This design comes from an exercise in tuning for small area and a short achievable clock period on the open sky130 flow, not from production work.
Function was checked by simulation only, so behaviour that the tests miss may differ from the original.
The series may have gaps, and a smaller design here may also do less where the tests do not look.

### design/flow/config.mk
export PLATFORM = sky130hd
export DESIGN_NAME = hw4_q3
export DESIGN_NICKNAME = hw4_q3
export VERILOG_FILES = /design/flow/design.v
export SDC_FILE = /design/flow/constraint.sdc
export NUM_CORES = 4
export LEC_CHECK = 0
export CAP_MARGIN = 20
export CORE_MARGIN = 2
export CORE_UTILIZATION = 40
export SLEW_MARGIN = 20
### design/flow/run.sh
#!/bin/bash
# synth_recipe.tcl (not shown) runs the flow's synth.tcl, then flattens the netlist and writes it again
# the make line also repeats each setting of config.mk as NAME=value (left out here)
make -C /OpenROAD-flow-scripts/flow DESIGN_CONFIG=/design/flow/config.mk WORK_HOME=/design/flow/orfs CLKGATE_MAP_FILE= SYNTH_SCRIPT=/design/flow/synth_recipe.tcl finish
### design/flow/constraint.sdc
create_clock -name core_clock -period 11.0 [get_ports {clk}]
set_input_delay 2.2000 -clock core_clock [delete_from_list [all_inputs] [get_ports {clk}]]
set_output_delay 2.2000 -clock core_clock [all_outputs]
set_load 0.01 [all_outputs]
### design/flow/design.v
`timescale 1ns / 1ps
module hw4_q3
    #(parameter bitcount = 64) 
    (
    input clk,rst,
    input [bitcount-1:0] inA,
    input [bitcount-1:0] inB,
    output reg [bitcount*2-1:0] out
    );
    reg [bitcount-1:0] a_hold, b_hold;
    localparam bitpart = bitcount/2;
    reg [bitpart-1:0] A_L, A_R;
    reg [bitpart-1:0] B_L, B_R;
    reg [bitcount-1:0] mleft;
    reg [bitcount-1:0] mright;
    reg [bitcount:0] sum;
    always @(posedge clk)begin 
        if(rst == 1) begin
            a_hold <= 0;
            b_hold <= 0;
        end
        else begin
            a_hold <= inA;
            b_hold <= inB;
            {A_L, A_R} <= a_hold;
            {B_L, B_R} <= b_hold; 
            mleft <= A_L * B_L;
            mright <= A_R * B_R;
            sum <= (A_L * B_R) + (B_L * A_R);
            out <= (mleft*2**bitcount)+(sum * 2**bitpart) + mright; 
        end
    end
endmodule
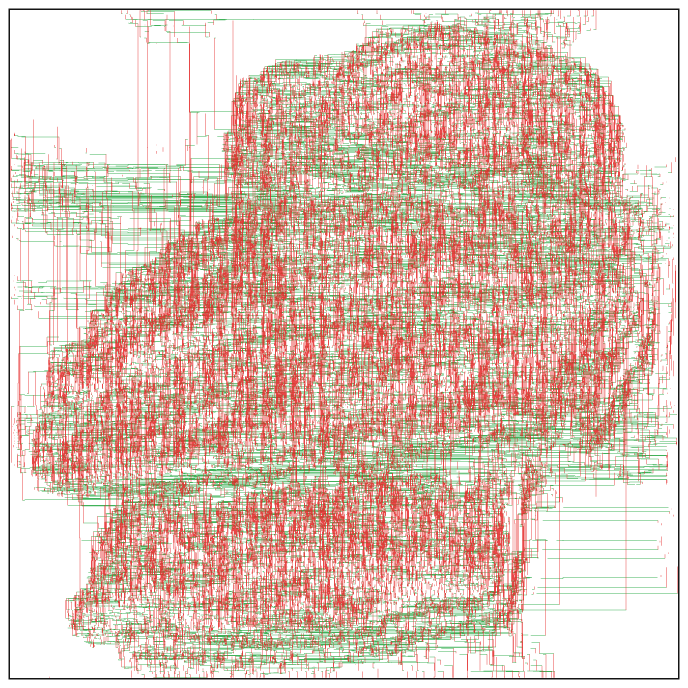
(run_1/metal_stack.png)
Only two layers are drawn.
colour	layer	wire length
red	met2	220 mm
green	met1	192 mm

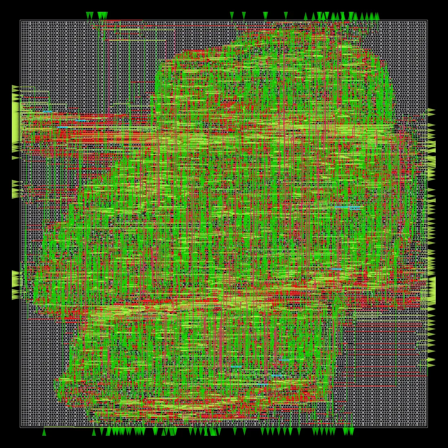
(run_1/final_routing.png)
DRT Wirelength: 469 mm
total routing usage reported by global routing: 24.7%
DR WL met3: 35.8 mm

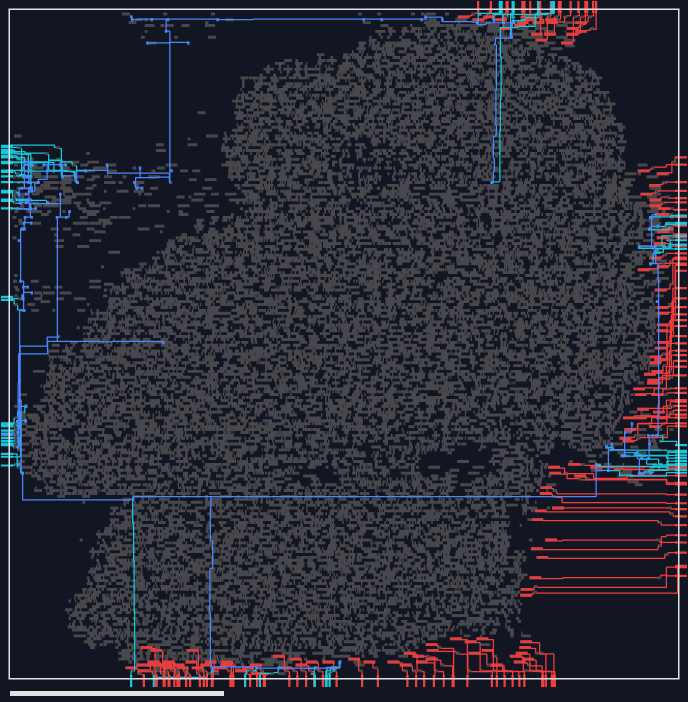
(run_1/port_nets.png)
The bar under the picture is 200 µm long.
colour	port	direction	edge	end cells	buffers	wire
red	`out`	output	57 right, 52 bottom, 19 top	128	128	4640 µm
blue	`rst`	input	left	129	4	3350 µm
cyan	`inA`	input	32 left, 17 right, 8 bottom, 7 top	64	64	2370 µm

==> impl_results.rst, run 1 <==
.. list-table::
   :header-rows: 1

   * - Metric
     - Value
   * - Run status
     - finished clean
   * - Terminus of the critical flop-to-flop path
     - sum[50]$_DFFE_PN_
   * - Most common cell after layout, fill and taps aside
     - sky130_fd_sc_hd__inv_1
   * - Share of the clock period used by the worst path
     - between 90% and 100%
   * - Type of the most critical hold path
     - flip-flop to flip-flop
   * - Synthesized-area fraction occupied by ao, oa, aoi and oai cells
     - under 10%
   * - Cell count of the worst reg-to-reg path
     - 27
   * - Synthesis warning total
     - 1
   * - Data required time of the critical path
     - between 10000 and 15000 ps
   * - Fraction of layout cells with a size suffix above 1
     - under 10%
   * - Post-DP HPWL
     - between 300 and 400 mm
   * - Source of the worst register-to-register timing path
     - B_R[5]$_DFFE_PN_
   * - Multi-input comb cells
     - ~11000
   * - Buffers on Ports
     - about 260
   * - Final Cell Area
     - ~170000 µm²
   * - WHS
     - just under 400 ps
   * - Sequential area share after synthesis
     - around a tenth
   * - First-pass GRT wire length
     - ~720 mm
   * - Register-to-register path setup slack
     - between 300 and 400 ps
   * - Non-clock buffer instance count of the final layout
     - 603
   * - Worst clock skew
     - 83.0 ps
   * - H-tree level count
     - 3
   * - Fraction of area in clock buffers and inverters
     - about 1.8%
   * - Overflow after GRT
     - 0
   * - Area added between synthesis and finish
     - 7.17%
   * - Critical hold path startpoint
     - a_hold[24]$_SDFF_PP0_
   * - Minimum clock period
     - ~11000 ps
   * - Slew at the pin closest to its max-slew limit
     - approximately 1200 ps
   * - Async set-reset flop share out of synthesis
     - 0%
   * - I/O pins
     - about 260
   * - Worst Hold Endpoint
     - A_R[24]$_DFFE_PN_
   * - Area fraction of the dominant cell type after synthesis
     - roughly half
   * - Multi-input combinational area share
     - between 70% and 80%
   * - Flip-flop and latch area
     - 16000 µm²
   * - Largest family of logic cells by synthesized area
     - adder cells
   * - Area of the mapped netlist
     - about 150000 µm²
   * - PostCTS Resize Cnt
     - 0
   * - Fmax
     - between 90 and 100 MHz
   * - Classification of the worst setup path
     - flip-flop to flip-flop
   * - Hold violation total from the final report
     - 0
   * - Fin. max-slew vios
     - 0
   * - Gate Count Post-Synth
     - approximately 16000
   * - Sequential cell count of the final layout
     - 577
   * - Maximum number of pins on one net before global-route repair
     - 131
   * - FILL cells
     - approximately 38000
   * - Number of clock sinks
     - approximately 580
   * - Simple logic cell fraction of the synthesized area
     - 15.1%
   * - Category of the worst setup path capture point
     - flip-flop
   * - Critical path launch point
     - B_R[5]$_DFFE_PN_
   * - Vias/cell
     - roughly 5.1
   * - Total placed instance area
     - around 160000 µm²
   * - Proportion of synthesized area in mux cells
     - less than 1%
   * - Max-slew headroom
     - 22.4%
   * - Total die area
     - ~400000 µm²
   * - Drt wl/cell
     - 22.0 µm
   * - Worst Hold Depth
     - 0
   * - Area share of xor/xnor cells in the synthesized design
     - 1.60%
   * - Die width
     - approximately 630 µm
   * - RSZ-0062 raised after global routing
     - no
   * - Site Rows
     - 228
   * - Maximum Capacitance Violations
     - 0
   * - Largest cell class by area
     - multi-input combinational cells
   * - Critical Path Fanout Max
     - 34
   * - Num CTS Buffers
     - 88
   * - Clk buf depth
     - 4
   * - Count of placed standard cells in the final layout, fillers left out
     - about 21000
   * - Post-Synthesis Net Count
     - 21403
   * - Number of detailed-route iterations in the first pass
     - 6
   * - Number of remaining DRC errors
     - 0
   * - Arithmetic-cell share of the synthesized area counting full adders, half adders and majority gates
     - between 50% and 60%
   * - Type of origin of the critical path
     - flip-flop
   * - Post-route worst setup slack
     - 341 ps
   * - Routed Antenna Nets
     - 0
   * - Vertical die dimension
     - around 630 µm
   * - End point of the critical path
     - sum[50]$_DFFE_PN_
   * - Final-layout non-clock buffer area share
     - 3.31%
   * - Final cell utilization of the core
     - ~43%
   * - Crit path DAT
     - around 11000 ps
   * - Post-Synthesis Mean Instance Area
     - roughly 9.4 µm²
   * - Number of nets in the layout
     - ~21000
   * - Via count of the first global-routing pass
     - 116289
   * - Seq/total area
     - 9.70%
   * - Highest-count cells in the layout ignoring fill and taps
     - sky130_fd_sc_hd__inv_1, sky130_fd_sc_hd__fa_1, sky130_fd_sc_hd__nand2_1
   * - Placed cells
     - between 20000 and 25000
   * - Register clock-pin slew on the reported worst setup and hold paths
     - about 60 ps
   * - Cell type with the largest total area after synthesis
     - sky130_fd_sc_hd__fa_1
   * - Clock root buffer
     - sky130_fd_sc_hd__clkbuf_16
   * - Final Wtd Congestion
     - just over 0.9
   * - Post-synth EDFFs
     - between 400 and 500
   * - Non-clock inverter total of the final layout
     - a little over 4000
   * - Antenna diode count
     - 28
   * - Insertion delay of the later-clocked pin in the worst-skew pair
     - around 880 ps
   * - Iteration-0 DRC Markers
     - ~7100
==> run 1: layer usage <==
layer,part of all wire (%),GRT usage (%),vias to the layer above
li1,-,-,46987
met1,41,32.6,57310
met2,47,39.6,3660
met4,4.7,10.2,22
met5,0.033,0,-
met3,7.6,4.88,713
==> run 1: what timing repair did <==
item	in CTS	in global routing
setup endpoints to repair	0	4
hold buffers	0	0
setup buffers	0	5
hold endpoints to repair	0	0
==> run 1: synth_stat cells, drive strengths merged, types with 5 or more instances <==
master	instances
o31a	5
a221oi	14
a21boi	11
nor4	8
edfxtp	449
inv	4063
o21ai	142
o211ai	8
nand2	2746
a31o	5
o221ai	10
a31oi	31
o21bai	48
a21oi	295
and4	9
o31ai	21
a21o	154
o21a	30
buf	6
or3	16
and2	1568
a41oi	6
fa	3712
a211o	5
xnor2	176
a211oi	25
nor2b	152
and3	39
clkbuf	987
nor2	154
nand3	51
or2	6
ha	1099
nor3	34
or3b	5
xor2	106
a2111oi	5
nand4	60
a221o	6
dfxtp	128
nand2b	14
o2111ai	9
==> run 1: worst max-delay path: stages, from the launching register on <==
cell                        delay [ps]
sky130_fd_sc_hd__edfxtp_1          850
sky130_fd_sc_hd__buf_4             570
sky130_fd_sc_hd__nand2_1           150
sky130_fd_sc_hd__fa_1              470
sky130_fd_sc_hd__fa_1              490
sky130_fd_sc_hd__inv_1              40
sky130_fd_sc_hd__ha_1              290
sky130_fd_sc_hd__ha_1              300
sky130_fd_sc_hd__ha_1              270
sky130_fd_sc_hd__inv_1              40
sky130_fd_sc_hd__fa_1              400
sky130_fd_sc_hd__fa_1              550
sky130_fd_sc_hd__inv_1              60
sky130_fd_sc_hd__fa_1              550
sky130_fd_sc_hd__fa_1              430
sky130_fd_sc_hd__fa_1              440
sky130_fd_sc_hd__ha_1              360
sky130_fd_sc_hd__o21ai_0           280
sky130_fd_sc_hd__nor3_1            120
sky130_fd_sc_hd__o31ai_1           740
sky130_fd_sc_hd__a31oi_1           340
sky130_fd_sc_hd__o2111ai_1         280
sky130_fd_sc_hd__or3b_1            510
sky130_fd_sc_hd__o31ai_2           470
sky130_fd_sc_hd__o221ai_1          350
sky130_fd_sc_hd__a221oi_1          640
sky130_fd_sc_hd__a21oi_1           160
sky130_fd_sc_hd__xor2_1            180
==> run 1: flip-flops by register name (all words and copies together), names as in the netlist, 64 cells and up <==
signal,count
out,128
sum,65
a_hold,64
b_hold,64
mleft,64
mright,64
## Run 2: large edit since run 1, in outline
design/flow/design.v: 33 -> 9281 lines; modules unchanged: 0
  hw4_q3: edited, 32 -> 9272 lines
  mfa: new, 4 lines
  mha: new, 4 lines
==> module mha as of run 2 <==
module mha (input a, b, output s, co);
  assign s = a ^ b;
  assign co = a & b;
endmodule
==> module mfa as of run 2 <==
module mfa (input a, b, c, output s, co);
  assign s = a ^ b ^ c;
  assign co = (a & b) | (a & c) | (b & c);
endmodule
--- a/design/flow/config.mk
+++ b/design/flow/config.mk
@@ -10,2 +10,3 @@
 export CORE_UTILIZATION = 40
 export SLEW_MARGIN = 20
+export SYNTH_HIERARCHICAL = 1
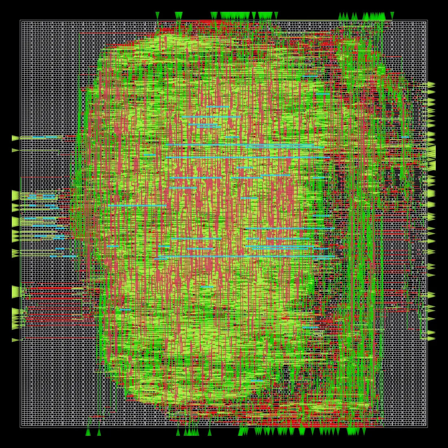
(run_2/final_routing.png)
total met2 wirelength after detailed routing: 217 mm
uppermost layer routed: met5
M1 WL: 189 mm
DRT Wirelength: 554 mm
count of vias placed by the detailed router: 97586

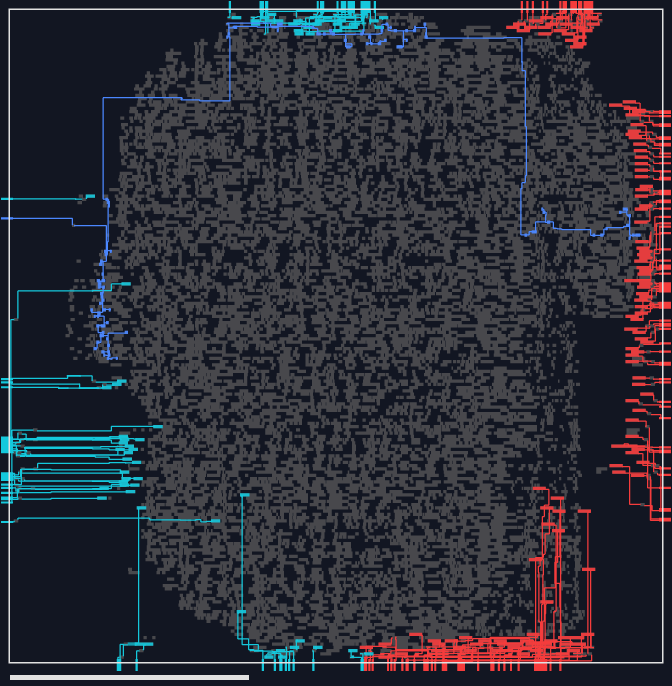
(run_2/port_nets.png)
The bar under the picture is 200 µm long.
colour	port	direction	edge	end cells	buffers	wire
cyan	`inA`	input	26 left, 25 top, 13 bottom	64	64	4280 µm
red	`out`	output	64 right, 43 bottom, 21 top	128	128	5390 µm
blue	`rst`	input	left	96	3	1430 µm

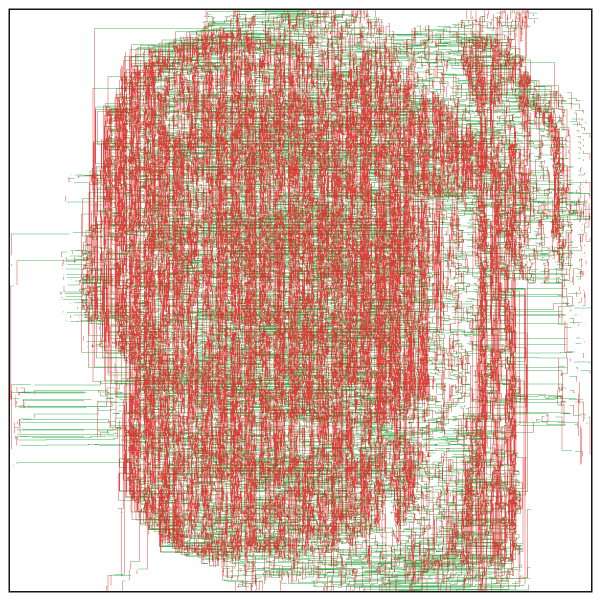
(run_2/metal_stack.png)
Only two layers are drawn.
colour	layer	wire length
green	met1	189 mm
red	met2	217 mm

==> run 2 against run 1 <==
Effect of this change: global-route usage is 11 points higher; non-clock buffer count down 105; area after synthesis fell by 24%; clock skew up 45 ps; cell area decreased by 23%; largest cell class unchanged.
==> impl_results.rst, run 2 <==
.. list-table::
   :header-rows: 1

   * - Metric
     - Value
   * - Run status
     - finished clean
   * - Die width
     - 546 µm (-13%)
   * - Insertion delay of the later-clocked pin in the worst-skew pair
     - 880 ps (about the same)
   * - Synthesized-area fraction occupied by ao, oa, aoi and oai cells
     - 15.9% (+12 points)
   * - Number of clock sinks
     - 988 (+71%)
   * - Fraction of layout cells with a size suffix above 1
     - 6.45% (+3.2 points)
   * - Leading register cell type out of synthesis
     - sky130_fd_sc_hd__edfxtp_1
   * - CP max stage cell
     - sky130_fd_sc_hd__o211ai_1
   * - Number of detailed-route iterations in the first pass
     - 15 (+9)
   * - Ordered list of cells on the worst path
     - ha_1 > a21oi_1 > o21ai_0 > a211oi_1 > o21ai_0 > o211ai_1 > a21oi_1 > o211ai_1 > a21o_1 > nand2_1 > xor2_1
   * - Count of buffering cells on the critical path with inverters included
     - 0 (-4)
   * - Biggest cell delay along the critical path
     - 890 ps (+40 ps)
   * - Largest register by flop count
     - r2
   * - Area added between synthesis and finish
     - 7.78%
   * - Clk buf depth
     - 3 (-1)
   * - Top delay family on crit path
     - compound AO/OA/AOI/OAI gates
   * - Vertical die dimension
     - 546 µm (-13%)
   * - Maximum number of pins on one net before global-route repair
     - 167 (+27%)
   * - Maximum Capacitance Violations
     - 0 (unchanged)
   * - Area fraction of the dominant cell type after synthesis
     - 33.4% (-15 points)
   * - Hold buffers post-CTS
     - 0 (unchanged)
   * - Post-Synthesis Net Count
     - 12537 (-41%)
   * - Final cell utilization of the core
     - 43.2% (+0.24 points)
   * - FILL cells
     - 27087 (-28%)
   * - Most common cell after layout, fill and taps aside
     - sky130_fd_sc_hd__xnor2_1
   * - Drt wl/cell
     - 40.6 µm (+85%)
   * - Highest-count cells in the layout ignoring fill and taps
     - sky130_fd_sc_hd__xnor2_1, sky130_fd_sc_hd__a22oi_1, sky130_fd_sc_hd__fa_1
   * - Largest family of logic cells by synthesized area
     - adder cells
   * - Core region area
     - roughly 290000 µm²
   * - Initial antenna violation count
     - 74
   * - Slew at the pin closest to its max-slew limit
     - 1430 ps (+262 ps)
   * - Fmax
     - 182 MHz (+94%)
   * - Flip-flop and latch count after synthesis
     - 988
   * - Iteration-0 DRC Markers
     - 18481 (+160%)
   * - H-tree level count
     - 3 (unchanged)
   * - Number of nets in the layout
     - 11946 (-43%)
   * - Distinct cells, synth
     - 71
   * - Met1 Resource Use GR
     - 43.0% (+10 points)
   * - First-pass GRT wire length
     - 765 mm (+5.6%)
   * - Routed Antenna Nets
     - 0 (unchanged)
   * - Proportion of synthesized area in mux cells
     - 0.00851% (+0.0020 points)
   * - Vias/cell
     - 7.16 (+40%)
   * - Area of the mapped netlist
     - 118000 µm² (-24%)
   * - Grt met2 use
     - 49.2% (+9.6 points)
   * - Sequential area share after synthesis
     - 23.9% (+13 points)
   * - Terminus of the critical flop-to-flop path
     - out[123]$_DFFE_PN_
   * - Cell count of the worst reg-to-reg path
     - 11 (-59%)
   * - RSZ-0062 raised after global routing
     - no
   * - Total die area
     - 298000 µm² (-24%)
   * - Buffers on Ports
     - 257 (unchanged)
   * - Most frequent cell after synthesis
     - sky130_fd_sc_hd__xnor2_1
   * - Area share of xor/xnor cells in the synthesized design
     - 16.4% (+15 points)
   * - TritonCTS clock tree
     - built
   * - Post-Synthesis Mean Instance Area
     - 11.6 µm² (+23%)
   * - Cell type with the largest total area after synthesis
     - sky130_fd_sc_hd__fa_1
   * - Share of the clock period used by the worst path
     - 49.8% (-47 points)
   * - Final Wtd Congestion
     - 1.03 (+10%)
   * - Critical Path Fanout Max
     - 5 (-85%)
   * - Total routing usage reported by global routing
     - 36.1% (+11 points)
   * - Crit path DAT
     - 5990 ps (-5240 ps)
   * - Source of the worst register-to-register timing path
     - r3[18]$_DFFE_PN_
   * - Top area cells in the synthesized netlist
     - sky130_fd_sc_hd__fa_1, sky130_fd_sc_hd__edfxtp_1, sky130_fd_sc_hd__xnor2_1, sky130_fd_sc_hd__a22oi_1, sky130_fd_sc_hd__ha_1
   * - Register-to-register path setup slack
     - 5520 ps (+5180 ps)
   * - Worst Hold Depth
     - 0 (unchanged)
   * - Category of the worst setup path capture point
     - flip-flop
   * - Classification of the worst setup path
     - flip-flop to flip-flop
   * - Number of flip-flops under the largest register name
     - 452 (+250%)
   * - Post-synth EDFFs
     - 827 (+84%)
   * - Site Rows
     - 199 (-13%)
   * - Type of origin of the critical path
     - flip-flop
   * - Synthesis warning total
     - 7 (+6)
   * - Hold violation total from the final report
     - 0 (unchanged)
   * - WHS
     - 382 ps (-9.74 ps)
   * - Data required time of the critical path
     - 11510 ps (-60 ps)
   * - Initial core utilization
     - 40.1%
   * - Minimum clock period
     - 5480 ps (-5180 ps)
   * - Number of remaining DRC errors
     - 0 (unchanged)
   * - Post-DP HPWL
     - 340 mm (-13%)
   * - Synth top cells by count
     - sky130_fd_sc_hd__xnor2_1, sky130_fd_sc_hd__a22oi_1, sky130_fd_sc_hd__fa_1
   * - Largest registers
     - r2: 452 flops, r3: 247 flops, out: 128 flops
   * - Register clock-pin slew on the reported worst setup and hold paths
     - 70 ps (about the same)
   * - PostCTS Resize Cnt
     - 0 (unchanged)
   * - Layer with the highest usage after global routing
     - met2
   * - Simple logic cell fraction of the synthesized area
     - 3.29% (-12 points)
   * - Worst clock skew
     - 128 ps (+45.1 ps)
   * - I/O pins
     - 258 (unchanged)
   * - Clock root buffer
     - sky130_fd_sc_hd__clkbuf_16
   * - Type of the most critical hold path
     - flip-flop to flip-flop
   * - Fraction of met3 tracks used by global routing
     - 20.6% (+16 points)
   * - Overflow after GRT
     - 0 (unchanged)
   * - DR WL met3
     - 99.4 mm (+180%)
   * - Gate Count Post-Synth
     - 10179 (-38%)
   * - Max-slew headroom
     - 4.96% (-17 points)
   * - Via count of the first global-routing pass
     - 100314 (-14%)
   * - Critical hold path startpoint
     - r2[446]$_DFFE_PN_
   * - Async set-reset flop share out of synthesis
     - 0% (unchanged)
   * - Worst Hold Endpoint
     - r3[241]$_DFFE_PN_
   * - Arithmetic-cell share of the synthesized area counting full adders, half adders and majority gates
     - 36.2% (-21 points)
   * - Final setup vio count
     - 0
   * - Fin. max-slew vios
     - 0 (unchanged)
   * - Number of buffers added for setup after CTS
     - 0 (unchanged)
   * - Num CTS Buffers
     - 114 (+30%)
-- run 2: cell types whose count changed after synthesis, sizes merged, moves of 831 or more --
cell and delta:
a22oi +2016, fa -1752, and2 -1502, xnor2 +1982, nand2 -2479, ha -831
inv -3912
-- run 2: worst max path at each step --
stage                startpoint                  to  depth (start not counted)
6_report       r3[18]$_DFFE_PN_  out[123]$_DFFE_PN_                         11
2_1_floorplan               rst    out[0]$_DFFE_PN_                          3
3_3_place_gp   r3[18]$_DFFE_PN_   out[91]$_DFFE_PN_                         11
3_5_place_dp                rst   out[54]$_DFFE_PN_                          4
5_1_grt          a1[41]$_DFF_P_   r2[263]$_DFFE_PN_                          8
4_1_cts        r3[18]$_DFFE_PN_  out[123]$_DFFE_PN_                         11
-- run 2: through the flow --
stage	setup TNS (ps)	std cells	cell area [µm²]	worst slack (ps)
6_report	0	13633	127000	5520
5_1_grt	0	13612	127000	5630
4_1_cts	0	13606	127000	5640
3_5_place_dp	0	13391	123000	5640
3_3_place_gp	0	13390	123000	5640
2_1_floorplan	-3581800	10179	118000	-4330
-- run 2: cells by family after synthesis --
kind of cell / count (synthesis)
compound gates: 2602
flops: 988
xor+xnor: 2203
fa+ha+maj: 2228
simple gates: 801
buf+inv: 1356
mux: 1
-- run 2: area by class of cell --
type | count | area, µm² | share of cell area, %
sequential | 988 | 28300 | 22.4
tap | 3919 | 4900 | 3.87
clock buffer | 135 | 3030 | 2.39
clock inverter | 80 | 962 | 0.759
multi-input combinational | 7835 | 84500 | 66.6
inverter | 151 | 571 | 0.450
antenna | 27 | 67.6 | 0.0533
timing repair buffer | 498 | 4410 | 3.48
-- run 2: modules after synthesis, one instance, submodules excluded --
module | cells inside | flops+latches | cell area (µm²)
mha | 1 | 0 | 12.5
mfa | 1 | 0 | 20.0
hw4_q3 | 8133 | 988 | 77300

[separate check: timing with driven ports]
The flow's constraints put no driver on any port. The routed layouts listed below were extracted and timed again, unchanged, in two steps.
Step 1, drivers: a clkbuf_16 drives clk and a buf_2 each remaining input, both assumed.
Step 2 times the ports against the registers' clock, not the clock port: input delays grow and output delays shrink by t, the midpoint of the rising clock arrivals with the driver on.
a / b / c = no drivers / after step 1 / after step 2; a / b = the first two.
run | shift t [ns] | slack for setup (ns) | worst slew at a driven data input, ns
run 1 | 0.953 | 0.341 / 0.341 / 0.341 | 0.15
run 2 | 0.919 | 5.518 / 5.518 / 5.518 | 0.10
After both steps setup and hold are still met in every run listed.
